From an optimization exercise on the open Yosys and OpenROAD flow, aimed at small area; shortcuts taken in it are not production practice. At most, simulation tests tie the RTL to the original design; equivalence was not proved. The series may have gaps, and a smaller design here may also do less where the tests do not look. Only the layout flow was run in runs 3 to 5; the RTL was not checked for function there. No activity file was given, so power comes from the tool's default toggle rates.

==> design/flow/design.v <==
module ALU_top (
    input  wire        clk,
    input  wire [31:0] operand1,
    input  wire [31:0] operand2,
    input  wire [2:0]  opcode,
    input  wire        is_signed,
    output reg  [31:0] alu_res
);
    reg [31:0] op1_q, op2_q;
    reg [2:0]  opc_q;
    reg        sgn_q;
    wire [31:0] res;
    always @(posedge clk) begin
        op1_q   <= operand1;
        op2_q   <= operand2;
        opc_q   <= opcode;
        sgn_q   <= is_signed;
        alu_res <= res;
    end
    ALU u_alu (
        .operand1(op1_q),
        .operand2(op2_q),
        .alu_res(res),
        .opcode(opc_q),
        .is_signed(sgn_q)
    );
endmodule

`timescale 1ns / 1ps
module ALU (
    input wire [31:0] operand1,
    input wire [31:0] operand2,
    output reg [31:0] alu_res,
    input wire [2:0] opcode,
    input wire is_signed
);
always@(*) begin
    case(opcode)
        3'b000: begin 
            if(is_signed==1)  alu_res = operand1 + operand2;  
            else alu_res = operand1 - operand2;  
            end
        3'b010: alu_res = $signed(operand1) < $signed(operand2) ? 1:0;  
        3'b011: alu_res = operand1 < operand2 ? 1:0;  
        3'b100: alu_res = operand1 ^ operand2;  
        3'b110: alu_res = operand1 | operand2;  
        3'b111: alu_res = operand1 & operand2;  
        3'b001: alu_res = operand1 << operand2;  
        3'b101: begin  
            if (is_signed == 1) begin
                alu_res = $signed(operand1) >> operand2;  
            end
            else alu_res = operand1 >> operand2;
            end
    endcase
end
endmodule
==> design/flow/run.sh <==
#!/bin/bash
# synth_recipe.tcl (not shown) runs the flow's synth.tcl, then flattens the netlist and writes it again
# the make line also repeats each setting of config.mk as NAME=value (left out here)
make -C /OpenROAD-flow-scripts/flow DESIGN_CONFIG=/design/flow/config.mk WORK_HOME=/design/flow/orfs CLKGATE_MAP_FILE= SYNTH_SCRIPT=/design/flow/synth_recipe.tcl finish
==> design/flow/config.mk <==
export PLATFORM = sky130hd
export DESIGN_NAME = ALU_top
export DESIGN_NICKNAME = ALU_top
export VERILOG_FILES = /design/flow/design.v
export SDC_FILE = /design/flow/constraint.sdc
export NUM_CORES = 4
export LEC_CHECK = 0
export CAP_MARGIN = 20
export CORE_MARGIN = 2
export CORE_UTILIZATION = 45
export SLEW_MARGIN = 20
==> design/flow/constraint.sdc <==
create_clock -name core_clock -period 4.5 [get_ports {clk}]
set_input_delay 0.9000 -clock core_clock [delete_from_list [all_inputs] [get_ports {clk}]]
set_output_delay 0.9000 -clock core_clock [all_outputs]
set_load 0.01 [all_outputs]
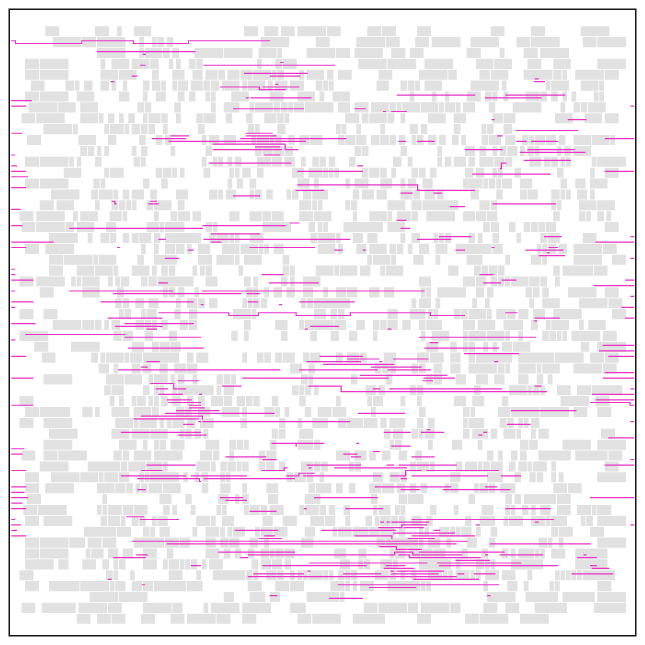
(run_1/met3.png)
(4 px per micron) Cells faint in the background.
wire length on this layer: 3230 microns
nets with wire on the layer: 236
share of all routed wire: 7.8%

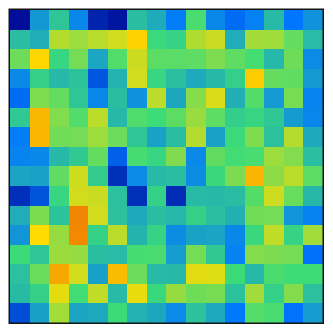
(run_1/density.png)
(2 px per micron) The die is cut into 16 by 16 equal tiles; dark blue is low, red is high, 0 to 100% covered.
tiles over 75% full: 4.3%
fullest tile: 85%
mean over tiles: 48%

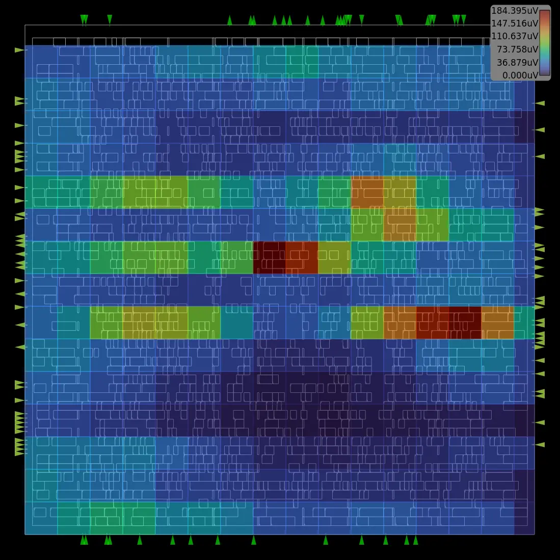
(run_1/final_ir_drop.png)
total internal power: 1.81 mW
net switching power: 1.09 mW
power consumption: 2.91 mW
power density over the cells: 243 mW/mm^2

==> impl_metrics.csv, run 1 <==
group,metric,value,unit
detailed_routing,route.detailed.drc,0,
yosys,synthTopCellsByCount,"sky130_fd_sc_hd__nor2_1, sky130_fd_sc_hd__o21ai_0, sky130_fd_sc_hd__nand2_1, sky130_fd_sc_hd__a21oi_1, sky130_fd_sc_hd__dfxtp_1",
global_routing,grt_start_max_net_pins,83,
power_and_ir_drop,ir_worst_vdd,0.000198,V
final_layout,combined_flip_flop_and_latch_cell_area,0.00201,sq mm
placed_design,dp_hpwl,32200,microns
yosys,synthArstFlopShare,0,%
timing,fin_crit,3510,ps
yosys,muxShareOfSynthArea,11.1,%
final_layout,multi_input_comb_area,0.00759,sq mm
clock_network,hold_buffers,0,
global_routing,grt_usage,34.0,%
clock_network,cts_htree_levels,3,
final_layout,signal_buffers,145,
detailed_routing,met1_length,17900,microns
detailed_routing,via_count,11039,
global_routing,grt_pass1_wl,63000,microns
yosys,synthCells,1424,
yosys,netlist-cell-type-count,73,
detailed_routing,routed_wire_length,41600,microns
timing,max_slew_margin,38.2,%
die,die_h,156,microns
critical_path,critical_path_buffer_and_inverter_count,2,
final_layout,num-clock-buffers,12,
placed_design,post-place-ws,1060,ps
timing,final.setup.tns,0,ps
min_path,worst_hold_startpoint,"op2_q[5]",
clock_network,cts_repair_resize_count,0,
final_layout,design.seq.count,100,
global_routing,globalRouteMet1Util,45.1,%
clock_network,cts_setup_buffers,0,
outcome,result_of_the_run,"no timing/DRC/antenna violations",
placed_design,place_congestion,0.973,
==> run 1 -> run 2 <==
==> design/flow/design.v (replaced) <==
module ALU_top (
    input  wire        clk,
    input  wire [31:0] operand1,
    input  wire [31:0] operand2,
    input  wire [2:0]  opcode,
    input  wire        is_signed,
    output reg  [31:0] alu_res
);
    reg [31:0] op1_q, op2_q;
    reg [2:0]  opc_q;
    reg        sgn_q;
    wire [31:0] res;
    always @(posedge clk) begin
        op1_q   <= operand1;
        op2_q   <= operand2;
        opc_q   <= opcode;
        sgn_q   <= is_signed;
        alu_res <= res;
    end
    ALU u_alu (
        .operand1(op1_q),
        .operand2(op2_q),
        .alu_res(res),
        .opcode(opc_q),
        .is_signed(sgn_q)
    );
endmodule

module ALU (
    input wire [31:0] operand1,
    input wire [31:0] operand2,
    output reg [31:0] alu_res,
    input wire [2:0] opcode,
    input wire is_signed
);
    wire [31:0] a = operand1;
    wire [31:0] b = operand2;
    wire        sub = ~opcode[2] & (opcode[1] | ~is_signed);
    wire [31:0] bx  = b ^ {32{sub}};
    wire [31:0] p   = a ^ bx;
    wire [31:0] g   = a & bx;
    reg  [31:0] G1, P1;
    reg  [32:0] c;
    integer i, l, s;
    reg [31:0] Gt, Pt;
    always @(*) begin
        Gt = g; Pt = p;
        Gt[0] = g[0] | (p[0] & sub);
        for (l = 1; l < 32; l = l * 2)
            for (i = 2*l - 1; i < 32; i = i + 2*l) begin
                Gt[i] = Gt[i] | (Pt[i] & Gt[i-l]);
                Pt[i] = Pt[i] & Pt[i-l];
            end
        for (l = 8; l >= 1; l = l / 2)
            for (i = 3*l - 1; i < 32; i = i + 2*l) begin
                Gt[i] = Gt[i] | (Pt[i] & Gt[i-l]);
                Pt[i] = Pt[i] & Pt[i-l];
            end
        c[0] = sub;
        for (i = 0; i < 32; i = i + 1) c[i+1] = Gt[i];
    end
    wire [31:0] sum = p ^ c[31:0];
    wire        ltu = ~c[32];
    wire        lt  = ltu ^ (~opcode[0] & (a[31] ^ b[31]));
    wire        big = |b[31:5];
    reg  [31:0] r0, r1, r2, r3, r4, r5;
    always @(*) begin
        for (i = 0; i < 32; i = i + 1) r0[i] = opcode[2] ? a[i] : a[31-i];
        r1 = b[0] ? {1'b0,  r0[31:1]}  : r0;
        r2 = b[1] ? {2'b0,  r1[31:2]}  : r1;
        r3 = b[2] ? {4'b0,  r2[31:4]}  : r2;
        r4 = b[3] ? {8'b0,  r3[31:8]}  : r3;
        r5 = b[4] ? {16'b0, r4[31:16]} : r4;
    end
    always @(*) begin
        for (i = 0; i < 32; i = i + 1) begin
            case (opcode)
                3'b000: alu_res[i] = sum[i];
                3'b001: alu_res[i] = ~big & r5[31-i];
                3'b010, 3'b011: alu_res[i] = (i == 0) ? lt : 1'b0;
                3'b100: alu_res[i] = p[i];
                3'b101: alu_res[i] = ~big & r5[i];
                3'b110: alu_res[i] = p[i] | g[i];
                default: alu_res[i] = g[i];
            endcase
        end
    end
endmodule
--- a/design/flow/config.mk
+++ b/design/flow/config.mk
@@ -5,6 +5,7 @@
 export SDC_FILE = /design/flow/constraint.sdc
 export NUM_CORES = 4
 export LEC_CHECK = 0
+export ABC_AREA = 1
 export CAP_MARGIN = 20
 export CORE_MARGIN = 2
 export CORE_UTILIZATION = 45
==> run 2 against run 1 <==
Still clean; area after synthesis fell by 23%; synthesized cell count down 17%; sequential power about the same; fmax shrank 12%; sequential cell count unchanged; design area shrank 22%; critical path depth rose by 14; combinational power shrank 16%; hold slack gained 24 ps.
==> impl_metrics.csv, run 2 <==
group,metric,value,unit
outcome,result_of_the_run,"no timing/DRC/antenna violations",
power_and_ir_drop,powerDensity,291,mW/mm^2
global_routing,grt_pass1_wl,41800,microns
timing,fin_crit,4000,ps
timing,final.setup.tns,0,ps
critical_path,critical_path.most_common_cell,"sky130_fd_sc_hd__nand2_1",
power_and_ir_drop,power_report.internal_total,1.77,mW
detailed_routing,met1_length,11800,microns
placed_design,dp_hpwl,20800,microns
min_path,worst_hold_startpoint,"op1_q[13]",
yosys,yosysTopAreaCellShare,25.0,%
power_and_ir_drop,ir_worst_vdd,0.000192,V
die,tapcell.inserted,225,
yosys,synthTopCellsByCount,"sky130_fd_sc_hd__nand2_1, sky130_fd_sc_hd__nand3_1, sky130_fd_sc_hd__inv_1, sky130_fd_sc_hd__dfxtp_1, sky130_fd_sc_hd__nor2_1",
power_and_ir_drop,p_clk,0.816,mW
final_layout,num-clock-buffers,9,
yosys,netlist-cell-type-count,49,
detailed_routing,routed_wire_length,27300,microns
global_routing,globalRouteMet1Util,40.0,%
detailed_routing,route.detailed.drc,0,
clock_network,cts_repair_resize_count,0,
timing,max_slew_margin,32.8,%
final_layout,design.seq.count,100,
global_routing,grt_start_max_net_pins,50,
placed_design,place_congestion,1.00,
yosys,synthCells,1182,
clock_network,cts_htree_levels,3,
die,start_util,46.2,%
detailed_routing,via_count,8145,
die,ioPinCount,101,
placed_design,post-place-ws,556,ps
yosys,muxShareOfSynthArea,0,%
yosys,synthArstFlopShare,0,%
final_layout,multi_input_cells,897,
clock_network,cts_setup_buffers,0,
final_layout,multi_input_comb_area,0.00516,sq mm
power_and_ir_drop,finalPower,2.73,mW
power_and_ir_drop,p_sw,0.962,mW
final_layout,combined_flip_flop_and_latch_cell_area,0.00200,sq mm
die,die_width,137,microns
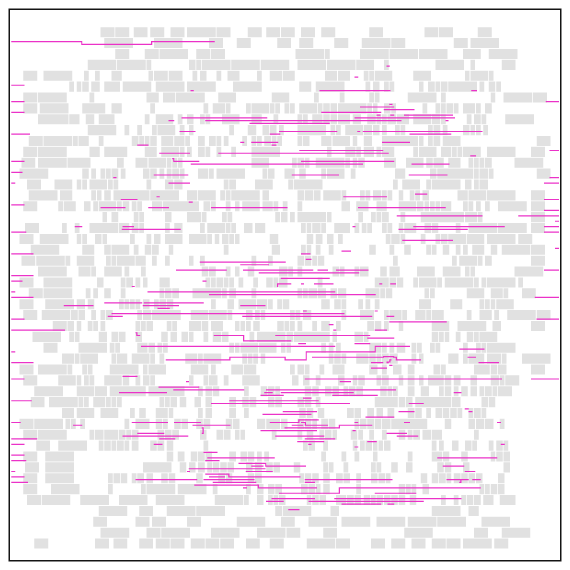
(run_2/met3.png)
(4 px per micron) Cells faint in the background.
longest straight run: 58.0 microns
share of all routed wire: 8.0%
wire length on this layer: 2190 microns
nets with wire on the layer: 153
main direction: horizontal

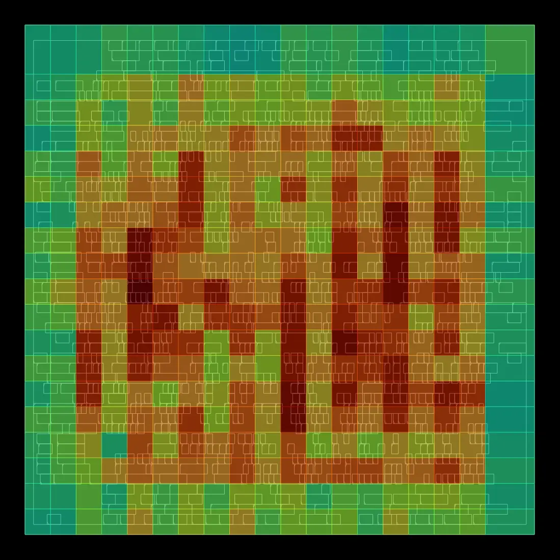
(run_2/final_congestion.png)
routed wire length per instance: 18.5 microns
most utilized layer in the global route result: met2
GR met2 Demand/Resource: 45.9%
Post-Route Utilization: 54.0%

## Run 3: large edit since run 2, in outline
design/flow/design.v: 88 -> 1180 lines; modules unchanged: 1
  ALU: edited, 60 -> 1100 lines
  ALU_a21oi_1: new, 3 lines
  ALU_a222oi_1: new, 3 lines
  ALU_a22oi_1: new, 3 lines
  ALU_and2_1: new, 3 lines
  ALU_ha_1: new, 4 lines
  ALU_inv_2: new, 3 lines
  ALU_nand2_1: new, 3 lines
  ALU_nand3_1: new, 3 lines
  ALU_nand4_1: new, 3 lines
  ALU_nor2_1: new, 3 lines
  ALU_nor2b_1: new, 3 lines
  ALU_nor3_1: new, 3 lines
  ALU_nor4_1: new, 3 lines
  ALU_o21ai_1: new, 3 lines
  ALU_o22ai_1: new, 3 lines
  ALU_xnor2_1: new, 3 lines
  ALU_xor2_1: new, 3 lines
==> module ALU_inv_2 as of run 3 <==
module ALU_inv_2 (input wire A, output wire Y);
    assign Y = ~A;
endmodule
==> module ALU_o21ai_1 as of run 3 <==
module ALU_o21ai_1 (input wire A1, input wire A2, input wire B1, output wire Y);
    assign Y = ~((A1 | A2) & B1);
endmodule
==> module ALU_and2_1 as of run 3 <==
module ALU_and2_1 (input wire A, input wire B, output wire X);
    assign X = A & B;
endmodule
==> module ALU_a222oi_1 as of run 3 <==
module ALU_a222oi_1 (input wire A1, input wire A2, input wire B1, input wire B2, input wire C1, input wire C2, output wire Y);
    assign Y = ~((A1 & A2) | (B1 & B2) | (C1 & C2));
endmodule
==> module ALU_nor4_1 as of run 3 <==
module ALU_nor4_1 (input wire A, input wire B, input wire C, input wire D, output wire Y);
    assign Y = ~(A | B | C | D);
endmodule
==> module ALU_nor2b_1 as of run 3 <==
module ALU_nor2b_1 (input wire A, input wire B_N, output wire Y);
    assign Y = ~A & B_N;
endmodule
==> module ALU_a22oi_1 as of run 3 <==
module ALU_a22oi_1 (input wire A1, input wire A2, input wire B1, input wire B2, output wire Y);
    assign Y = ~((A1 & A2) | (B1 & B2));
endmodule
==> module ALU_ha_1 as of run 3 <==
module ALU_ha_1 (input wire A, input wire B, output wire COUT, output wire SUM);
    assign COUT = A & B;
    assign SUM = A ^ B;
endmodule
==> module ALU_nor3_1 as of run 3 <==
module ALU_nor3_1 (input wire A, input wire B, input wire C, output wire Y);
    assign Y = ~(A | B | C);
endmodule
==> module ALU_nand4_1 as of run 3 <==
module ALU_nand4_1 (input wire A, input wire B, input wire C, input wire D, output wire Y);
    assign Y = ~(A & B & C & D);
endmodule
==> module ALU_nand2_1 as of run 3 <==
module ALU_nand2_1 (input wire A, input wire B, output wire Y);
    assign Y = ~(A & B);
endmodule
==> module ALU_o22ai_1 as of run 3 <==
module ALU_o22ai_1 (input wire A1, input wire A2, input wire B1, input wire B2, output wire Y);
    assign Y = ~((A1 | A2) & (B1 | B2));
endmodule
==> module ALU_xor2_1 as of run 3 <==
module ALU_xor2_1 (input wire A, input wire B, output wire X);
    assign X = A ^ B;
endmodule
==> module ALU_a21oi_1 as of run 3 <==
module ALU_a21oi_1 (input wire A1, input wire A2, input wire B1, output wire Y);
    assign Y = ~((A1 & A2) | B1);
endmodule
==> module ALU_nand3_1 as of run 3 <==
module ALU_nand3_1 (input wire A, input wire B, input wire C, output wire Y);
    assign Y = ~(A & B & C);
endmodule
==> module ALU_nor2_1 as of run 3 <==
module ALU_nor2_1 (input wire A, input wire B, output wire Y);
    assign Y = ~(A | B);
endmodule
==> module ALU_xnor2_1 as of run 3 <==
module ALU_xnor2_1 (input wire A, input wire B, output wire Y);
    assign Y = ~(A ^ B);
endmodule
==> design/flow/flow/run.sh (new file) <==
#!/bin/bash
# Own flow: the ALU is written as a netlist of cell models (ALU_<cell>, see gen/).
# Swap each model for the sky130 cell of the same function and pins, then run the
# standard ORFS flow on that design, with plain buf_1 cells as the port buffers and
# a clock tree of clkbuf_8 without dummy loads.
set -euo pipefail
cd "$(dirname "$0")/.."
DESIGN=${FLOW_DESIGN:-$PWD/design.v}
sed -e '/CELL MODELS BEGIN/,/CELL MODELS END/d' \
    -e 's/^\(\s*\)ALU_\([a-z0-9_]*\) /\1sky130_fd_sc_hd__\2 /' "$DESIGN" > "$PWD/mapped.v"
grep -c 'sky130_fd_sc_hd__' "$PWD/mapped.v" > map.log
bash standard.sh VERILOG_FILES="$PWD/mapped.v" \
    BUFFER_PORTS_ARGS="-buffer_cell sky130_fd_sc_hd__buf_1" \
    CTS_ARGS="-sink_clustering_enable -repair_clock_nets -dont_use_dummy_load -buf_list sky130_fd_sc_hd__clkbuf_8" \
    finish > standard.log 2>&1
==> design/flow/standard.sh (new file) <==
#!/bin/bash
# synth_recipe.tcl (not shown) runs the flow's synth.tcl, then flattens the netlist and writes it again
# the make line also repeats each setting of config.mk as NAME=value (left out here)
make -C /OpenROAD-flow-scripts/flow DESIGN_CONFIG=/design/flow/config.mk WORK_HOME=/design/flow/orfs CLKGATE_MAP_FILE= SYNTH_SCRIPT=/design/flow/synth_recipe.tcl "${@:-finish}"
--- a/design/flow/config.mk
+++ b/design/flow/config.mk
@@ -6,5 +6,4 @@
 export NUM_CORES = 4
 export LEC_CHECK = 0
-export ABC_AREA = 1
 export CAP_MARGIN = 20
 export CORE_MARGIN = 2
removed: design/flow/run.sh
==> run 3 against run 2 <==
Critical path depth is 7 lower; via count is 31% lower; final cell count is 40% lower; wire length decreased by 34%; fmax fell by 2.9%; combinational power is 16% lower; design area fell by 34%; clock power down 44%; global-route usage fell by 1.6 points; clock-buffer cell count did not move; first-iteration DRC count fell by 11%; non-clock buffer count did not move; critical path type unchanged.
==> impl_metrics.csv, run 3 <==
group,metric,value,unit
timing,fmax,0.243,GHz
power_and_ir_drop,ir_worst_vdd,0.000332,V
min_path,worst_hold_startpoint,"operand2[17]",
power_and_ir_drop,seq_power_share,45.4,%
power_and_ir_drop,finalPower,2.22,mW
detailed_routing,via_count,5641,
die,start_util,46.6,%
yosys,synthTopCellsByCount,"sky130_fd_sc_hd__o22ai_1, sky130_fd_sc_hd__dfxtp_1, sky130_fd_sc_hd__nand2_1, sky130_fd_sc_hd__xor2_1, sky130_fd_sc_hd__a21oi_1",
detailed_routing,met1_length,7770,microns
placed_design,dp.cells,872,
power_and_ir_drop,p_sw,0.783,mW
yosys,netlist-cell-type-count,18,
yosys,yosysTopAreaCellShare,37.3,%
timing,final.setup.tns,0,ps
final_layout,post-route-util,53.7,%
timing,fin_crit,4110,ps
final_layout,num-fill-cells,1129,
placed_design,post-place-ws,469,ps
detailed_routing,met3WireLength,1750,microns
power_and_ir_drop,powerDensity,359,mW/mm^2
clock_network,cts_htree_levels,3,
timing,finalHoldViolCount,0,
final_layout,multi_input_cells,491,
detailed_routing,route.detailed.drc,0,
clock_network,tritoncts,"yes",
final_layout,reg_top3,"alu_res x32, op1_q x32, op2_q x32",
power_and_ir_drop,power_report.internal_total,1.44,mW
detailed_routing,routed_wire_length,18100,microns
global_routing,globalRouteMet2Util,43.8,%
die,ioPinCount,101,
detailed_routing,avgRoutedWirePerCell,20.5,microns
power_and_ir_drop,p_clk,0.460,mW
global_routing,grt_pass1_wl,27800,microns
final_layout,num-clock-buffers,9,
global_routing,gr-max-usage-layer,"met2",
power_and_ir_drop,power_sequential,1.01,mW
placed_design,place_congestion,0.926,
yosys,synthCells,613,
clock_network,cts_setup_buffers,0,
final_layout,multi_input_comb_area,0.00330,sq mm
final_layout,final_cell_count_no_fill,881,
global_routing,grt_start_max_net_pins,43,
final_layout,combined_flip_flop_and_latch_cell_area,0.00200,sq mm
final_layout,drive_gt1_share,7.05,%
yosys,muxShareOfSynthArea,0,%
final_layout,design.seq.count,100,
final_layout,areaGrowthSynthToFinish,15.2,%
critical_path,cp_top_family,"compound AO/OA/AOI/OAI gates",
die,tapcell.inserted,143,
outcome,result_of_the_run,"no timing/DRC/antenna violations",
critical_path,r2r_start,"opc_q[1]",
yosys,synthArstFlopShare,0,%
placed_design,dp_hpwl,14300,microns
global_routing,globalRouteMet1Util,38.6,%
clock_network,hold_buffers,0,
clock_network,cts_repair_resize_count,0,
timing,max_slew_margin,49.3,%
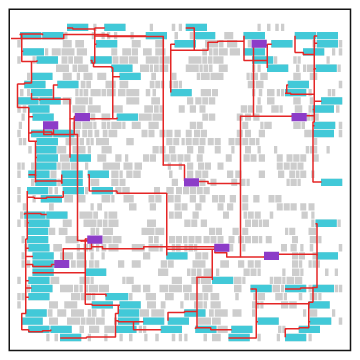
(run_3/clock_map.png)
(3 px per micron)
[cells driving clock nets] purple | count: 9
[clock wires] red | length: 1230 microns
[flip-flops] cyan | count: 100
flops lie: spread over the die
routed clock nets: 10

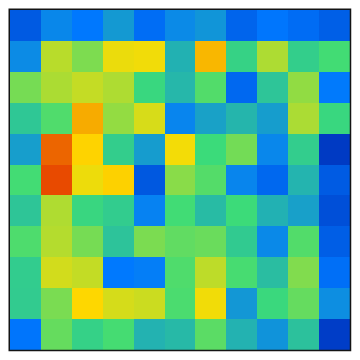
(run_3/density.png)
(3 px per micron) The die is cut into 11 by 11 equal tiles; dark blue is low, red is high, 0 to 100% covered.
mean over tiles: 47%
emptiest ninth of the die: right middle
fullest tile: 92%
densest ninth of the die: left middle
tiles over 75% full: 5.8%

==> run 3 -> run 4 <==
--- a/design/flow/config.mk
+++ b/design/flow/config.mk
@@ -8,4 +8,5 @@
 export CAP_MARGIN = 20
 export CORE_MARGIN = 2
 export CORE_UTILIZATION = 45
+export GPL_TIMING_DRIVEN = 0
 export SLEW_MARGIN = 20
==> run 4 against run 3 <==
Sequential power about the same; combinational power decreased by 0.9%; final cell count decreased by 1.1%; via count is 0.99% higher; clock skew fell by 6.6 ps; global-route usage is 0.77 points lower; area after synthesis unchanged; total power increased by 0.22%; setup slack lost 120 ps; largest cell class unchanged; largest power group unchanged; highest routed layer unchanged.
==> impl_metrics.csv, run 4 <==
group,metric,value,unit
outcome,result_of_the_run,"no timing/DRC/antenna violations",
die,ioPinCount,101,
clock_network,cts_made_buffers,9,
power_and_ir_drop,p_sw,0.791,mW
global_routing,gr-max-usage-layer,"met2",
placed_design,post-place-ws,-1080,ps
final_layout,num-nonclk-inverters,22,
detailed_routing,route.detailed.drc,0,
power_and_ir_drop,power_sequential,1.02,mW
placed_design,dp_hpwl,13600,microns
global_routing,grt_pass1_wl,27000,microns
power_and_ir_drop,ir_worst_vdd,0.000297,V
clock_network,cts_htree_levels,3,
power_and_ir_drop,seq_power_share,46.0,%
detailed_routing,via_count,5697,
global_routing,grt_start_max_net_pins,44,
final_layout,num-fill-cells,1149,
detailed_routing,routed_wire_length,17900,microns
final_layout,multi_input_cells,491,
timing,fin_crit,4240,ps
final_layout,design.seq.count,100,
yosys,netlist-cell-type-count,18,
clock_network,cts_setup_buffers,0,
power_and_ir_drop,power_report.internal_total,1.44,mW
yosys,muxShareOfSynthArea,0,%
critical_path,r2r_start,"opc_q[1]",
global_routing,globalRouteMet1Util,37.9,%
die,start_util,46.6,%
yosys,synthArstFlopShare,0,%
final_layout,num-nets-final,831,
timing,finalHoldViolCount,0,
final_layout,areaGrowthSynthToFinish,15.1,%
min_path,worst_hold_startpoint,"operand1[25]",
final_layout,drive_gt1_share,7.83,%
detailed_routing,met3WireLength,1790,microns
clock_network,cts_repair_resize_count,10,
die,tapcell.inserted,143,
final_layout,reg_top3,"alu_res x32, op1_q x32, op2_q x32",
yosys,synthCells,613,
power_and_ir_drop,finalPower,2.23,mW
power_and_ir_drop,powerDensity,360,mW/mm^2
final_layout,multi_input_comb_area,0.00335,sq mm
final_layout,final_cell_count_no_fill,871,
critical_path,cp_top_family,"compound AO/OA/AOI/OAI gates",
timing,final.setup.tns,0,ps
global_routing,globalRouteMet2Util,43.3,%
detailed_routing,avgRoutedWirePerCell,20.6,microns
timing,fmax,0.236,GHz
placed_design,dp.cells,859,
yosys,synthTopCellsByCount,"sky130_fd_sc_hd__o22ai_1, sky130_fd_sc_hd__dfxtp_1, sky130_fd_sc_hd__nand2_1, sky130_fd_sc_hd__xor2_1, sky130_fd_sc_hd__a21oi_1",
placed_design,place_congestion,0.955,
final_layout,num-clock-buffers,9,
final_layout,combined_flip_flop_and_latch_cell_area,0.00201,sq mm
yosys,yosysTopAreaCellShare,37.3,%
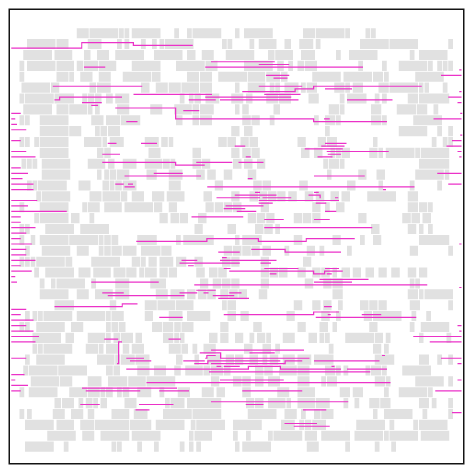
(run_4/met3.png)
(4 px per micron) Cells faint in the background.
nets with wire on the layer: 167
share of all routed wire: 10%
longest straight run: 60.7 microns

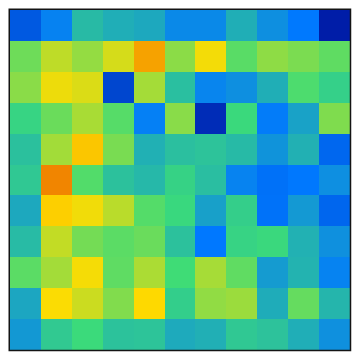
(run_4/density.png)
(3 px per micron) The die is cut into 11 by 11 equal tiles; dark blue is low, red is high, 0 to 100% covered.
fullest tile: 85%
mean over tiles: 47%
tiles over 75% full: 4.1%
emptiest ninth of the die: right middle
densest ninth of the die: left middle

==> run 5: too many edits to list; what changed since run 4 <==
design/flow/design.v: 1180 -> 1261 lines; modules unchanged: 1
  ALU: edited, 1100 -> 1182 lines
  ALU_a21oi: new, 3 lines
  ALU_a222oi: new, 3 lines
  ALU_a22oi: new, 3 lines
  ALU_and2: new, 3 lines
  ALU_inv: new, 3 lines
  ALU_nand2: new, 3 lines
  ALU_nand2b: new, 3 lines
  ALU_nand3: new, 3 lines
  ALU_nand4: new, 3 lines
  ALU_nor2: new, 3 lines
  ALU_nor2b: new, 3 lines
  ALU_nor3: new, 3 lines
  ALU_nor4: new, 3 lines
  ALU_o21ai: new, 3 lines
  ALU_o22ai: new, 3 lines
  ALU_xnor2: new, 3 lines
  ALU_xor2: new, 3 lines
  removed: ALU_a21oi_1, ALU_a222oi_1, ALU_a22oi_1, ALU_and2_1, ALU_ha_1, ALU_inv_2, ALU_nand2_1, ALU_nand3_1, ALU_nand4_1, ALU_nor2_1, ALU_nor2b_1, ALU_nor3_1, ALU_nor4_1, ALU_o21ai_1, ALU_o22ai_1, ALU_xnor2_1, ALU_xor2_1
==> module ALU_xnor2 as of run 5 <==
module ALU_xnor2 (input wire A, input wire B, output wire Y);
    assign Y = ~(A ^ B);
endmodule
==> module ALU_nor2b as of run 5 <==
module ALU_nor2b (input wire A, input wire B_N, output wire Y);
    assign Y = ~A & B_N;
endmodule
==> module ALU_o22ai as of run 5 <==
module ALU_o22ai (input wire A1, input wire A2, input wire B1, input wire B2, output wire Y);
    assign Y = ~((A1 | A2) & (B1 | B2));
endmodule
==> module ALU_a21oi as of run 5 <==
module ALU_a21oi (input wire A1, input wire A2, input wire B1, output wire Y);
    assign Y = ~((A1 & A2) | B1);
endmodule
==> module ALU_and2 as of run 5 <==
module ALU_and2 (input wire A, input wire B, output wire X);
    assign X = A & B;
endmodule
==> module ALU_nand2b as of run 5 <==
module ALU_nand2b (input wire A_N, input wire B, output wire Y);
    assign Y = ~(~A_N & B);
endmodule
==> module ALU_a22oi as of run 5 <==
module ALU_a22oi (input wire A1, input wire A2, input wire B1, input wire B2, output wire Y);
    assign Y = ~((A1 & A2) | (B1 & B2));
endmodule
==> module ALU_nand3 as of run 5 <==
module ALU_nand3 (input wire A, input wire B, input wire C, output wire Y);
    assign Y = ~(A & B & C);
endmodule
==> module ALU_o21ai as of run 5 <==
module ALU_o21ai (input wire A1, input wire A2, input wire B1, output wire Y);
    assign Y = ~((A1 | A2) & B1);
endmodule
==> module ALU_inv as of run 5 <==
module ALU_inv (input wire A, output wire Y);
    assign Y = ~A;
endmodule
==> module ALU_a222oi as of run 5 <==
module ALU_a222oi (input wire A1, input wire A2, input wire B1, input wire B2, input wire C1, input wire C2, output wire Y);
    assign Y = ~((A1 & A2) | (B1 & B2) | (C1 & C2));
endmodule
==> module ALU_nor4 as of run 5 <==
module ALU_nor4 (input wire A, input wire B, input wire C, input wire D, output wire Y);
    assign Y = ~(A | B | C | D);
endmodule
==> module ALU_nor3 as of run 5 <==
module ALU_nor3 (input wire A, input wire B, input wire C, output wire Y);
    assign Y = ~(A | B | C);
endmodule
==> module ALU_nand2 as of run 5 <==
module ALU_nand2 (input wire A, input wire B, output wire Y);
    assign Y = ~(A & B);
endmodule
==> module ALU_nand4 as of run 5 <==
module ALU_nand4 (input wire A, input wire B, input wire C, input wire D, output wire Y);
    assign Y = ~(A & B & C & D);
endmodule
==> module ALU_xor2 as of run 5 <==
module ALU_xor2 (input wire A, input wire B, output wire X);
    assign X = A ^ B;
endmodule
==> module ALU_nor2 as of run 5 <==
module ALU_nor2 (input wire A, input wire B, output wire Y);
    assign Y = ~(A | B);
endmodule
--- a/design/flow/flow/run.sh
+++ b/design/flow/flow/run.sh
@@ -8,5 +8,5 @@
 DESIGN=${FLOW_DESIGN:-$PWD/design.v}
 sed -e '/CELL MODELS BEGIN/,/CELL MODELS END/d' \
-    -e 's/^\(\s*\)ALU_\([a-z0-9_]*\) /\1sky130_fd_sc_hd__\2 /' "$DESIGN" > "$PWD/mapped.v"
+    -e 's/^\(\s*\)ALU_\([a-z0-9]*\) /\1sky130_fd_sc_hd__\2_1 /' "$DESIGN" > "$PWD/mapped.v"
 grep -c 'sky130_fd_sc_hd__' "$PWD/mapped.v" > map.log
 bash standard.sh VERILOG_FILES="$PWD/mapped.v" \
==> run 5 against run 4 <==
Clock-buffer cell count stayed put; clock power fell by 3%; total power is 0.81% higher; setup slack improved by 160 ps; combinational power increased by 3%; area after synthesis rose by 0.30%; synthesized cell count increased by 9.5%; wire length fell by 3.8%; sequential share of layout area barely moved; design area barely moved; hold slack improved by 2.6 ps; register-to-register slack improved by 160 ps; largest cell class unchanged.
==> impl_metrics.csv, run 5 <==
group,metric,value,unit
critical_path,cp_top_family,"compound AO/OA/AOI/OAI gates",
final_layout,combined_flip_flop_and_latch_cell_area,0.00201,sq mm
global_routing,globalRouteMet1Util,37.9,%
final_layout,drive_gt1_share,3.57,%
timing,fmax,0.245,GHz
outcome,result_of_the_run,"no timing/DRC/antenna violations",
final_layout,num-nets-final,856,
die,start_util,46.6,%
final_layout,final_cell_count_no_fill,928,
yosys,netlist-cell-type-count,18,
power_and_ir_drop,power_sequential,1.03,mW
power_and_ir_drop,seq_power_share,46.1,%
yosys,yosysTopAreaCellShare,37.2,%
final_layout,multi_input_cells,551,
clock_network,cts_htree_levels,3,
detailed_routing,met3WireLength,1710,microns
global_routing,grt_pass1_wl,26700,microns
global_routing,gr-max-usage-layer,"met2",
power_and_ir_drop,finalPower,2.24,mW
final_layout,areaGrowthSynthToFinish,14.7,%
power_and_ir_drop,power_report.internal_total,1.44,mW
placed_design,dp.cells,917,
global_routing,grt_start_max_net_pins,41,
global_routing,globalRouteMet2Util,40.2,%
power_and_ir_drop,powerDensity,363,mW/mm^2
final_layout,num-nonclk-inverters,20,
yosys,synthCells,671,
clock_network,cts_repair_resize_count,6,
final_layout,num-clock-buffers,9,
clock_network,cts_made_buffers,9,
detailed_routing,via_count,5848,
yosys,synthArstFlopShare,0,%
critical_path,r2r_start,"opc_q[2]",
final_layout,multi_input_comb_area,0.00335,sq mm
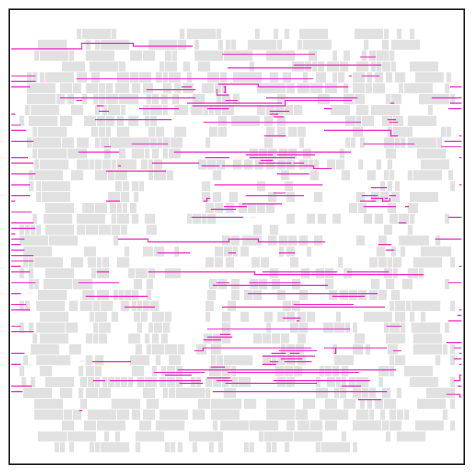
(run_5/met3.png)
(4 px per micron) Cells faint in the background.
wire length on this layer: 1710 microns
main direction: horizontal
share of all routed wire: 9.9%

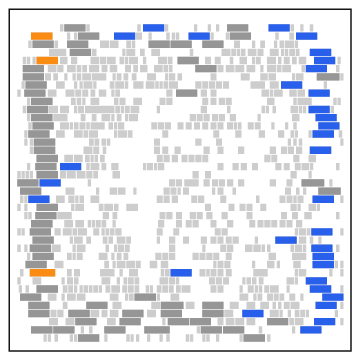
(run_5/registers.png)
(3 px per micron) Other sequential cells in the stronger gray, the rest of the logic in the fainter gray.
| name in the netlist | color | sequential cells |
|---|---|---|
| opc_q | orange | 3 |
| alu_res | blue | 32 |
not colored: 65

-- what the ideal ports hide --
No port has a modelled driver above. Below, the same layouts with a new extraction and two added sets of constraints. Step 1 assumes that a clkbuf_16 drives the clock port and a buf_2 every other input. Step 2 also shifts input and output timing later by t, the mid clock arrival at the registers, as if the neighbouring blocks saw the same clock. Slacks: ideal ports / drivers / drivers and shift; pairs: ideal ports / drivers.
run	t, ns	setup slack, ns	hold WS [ns]	worst setup path at the end	pins driven straight from the clock port
run 1	0.401	0.994 / 0.994 / 0.994	0.751 / 0.751 / 0.751	register to register	1
run 2	0.405	0.503 / 0.503 / 0.503	0.775 / 0.775 / 0.775	register to register	1
run 3	0.405	0.385 / 0.385 / 0.385	0.599 / 0.585 / 0.707	register to register	1
run 4	0.415	0.263 / 0.263 / 0.263	0.593 / 0.579 / 0.705	register to register	1
run 5	0.407	0.426 / 0.426 / 0.426	0.596 / 0.583 / 0.724	register to register	1
After both steps every run listed still meets setup and hold.
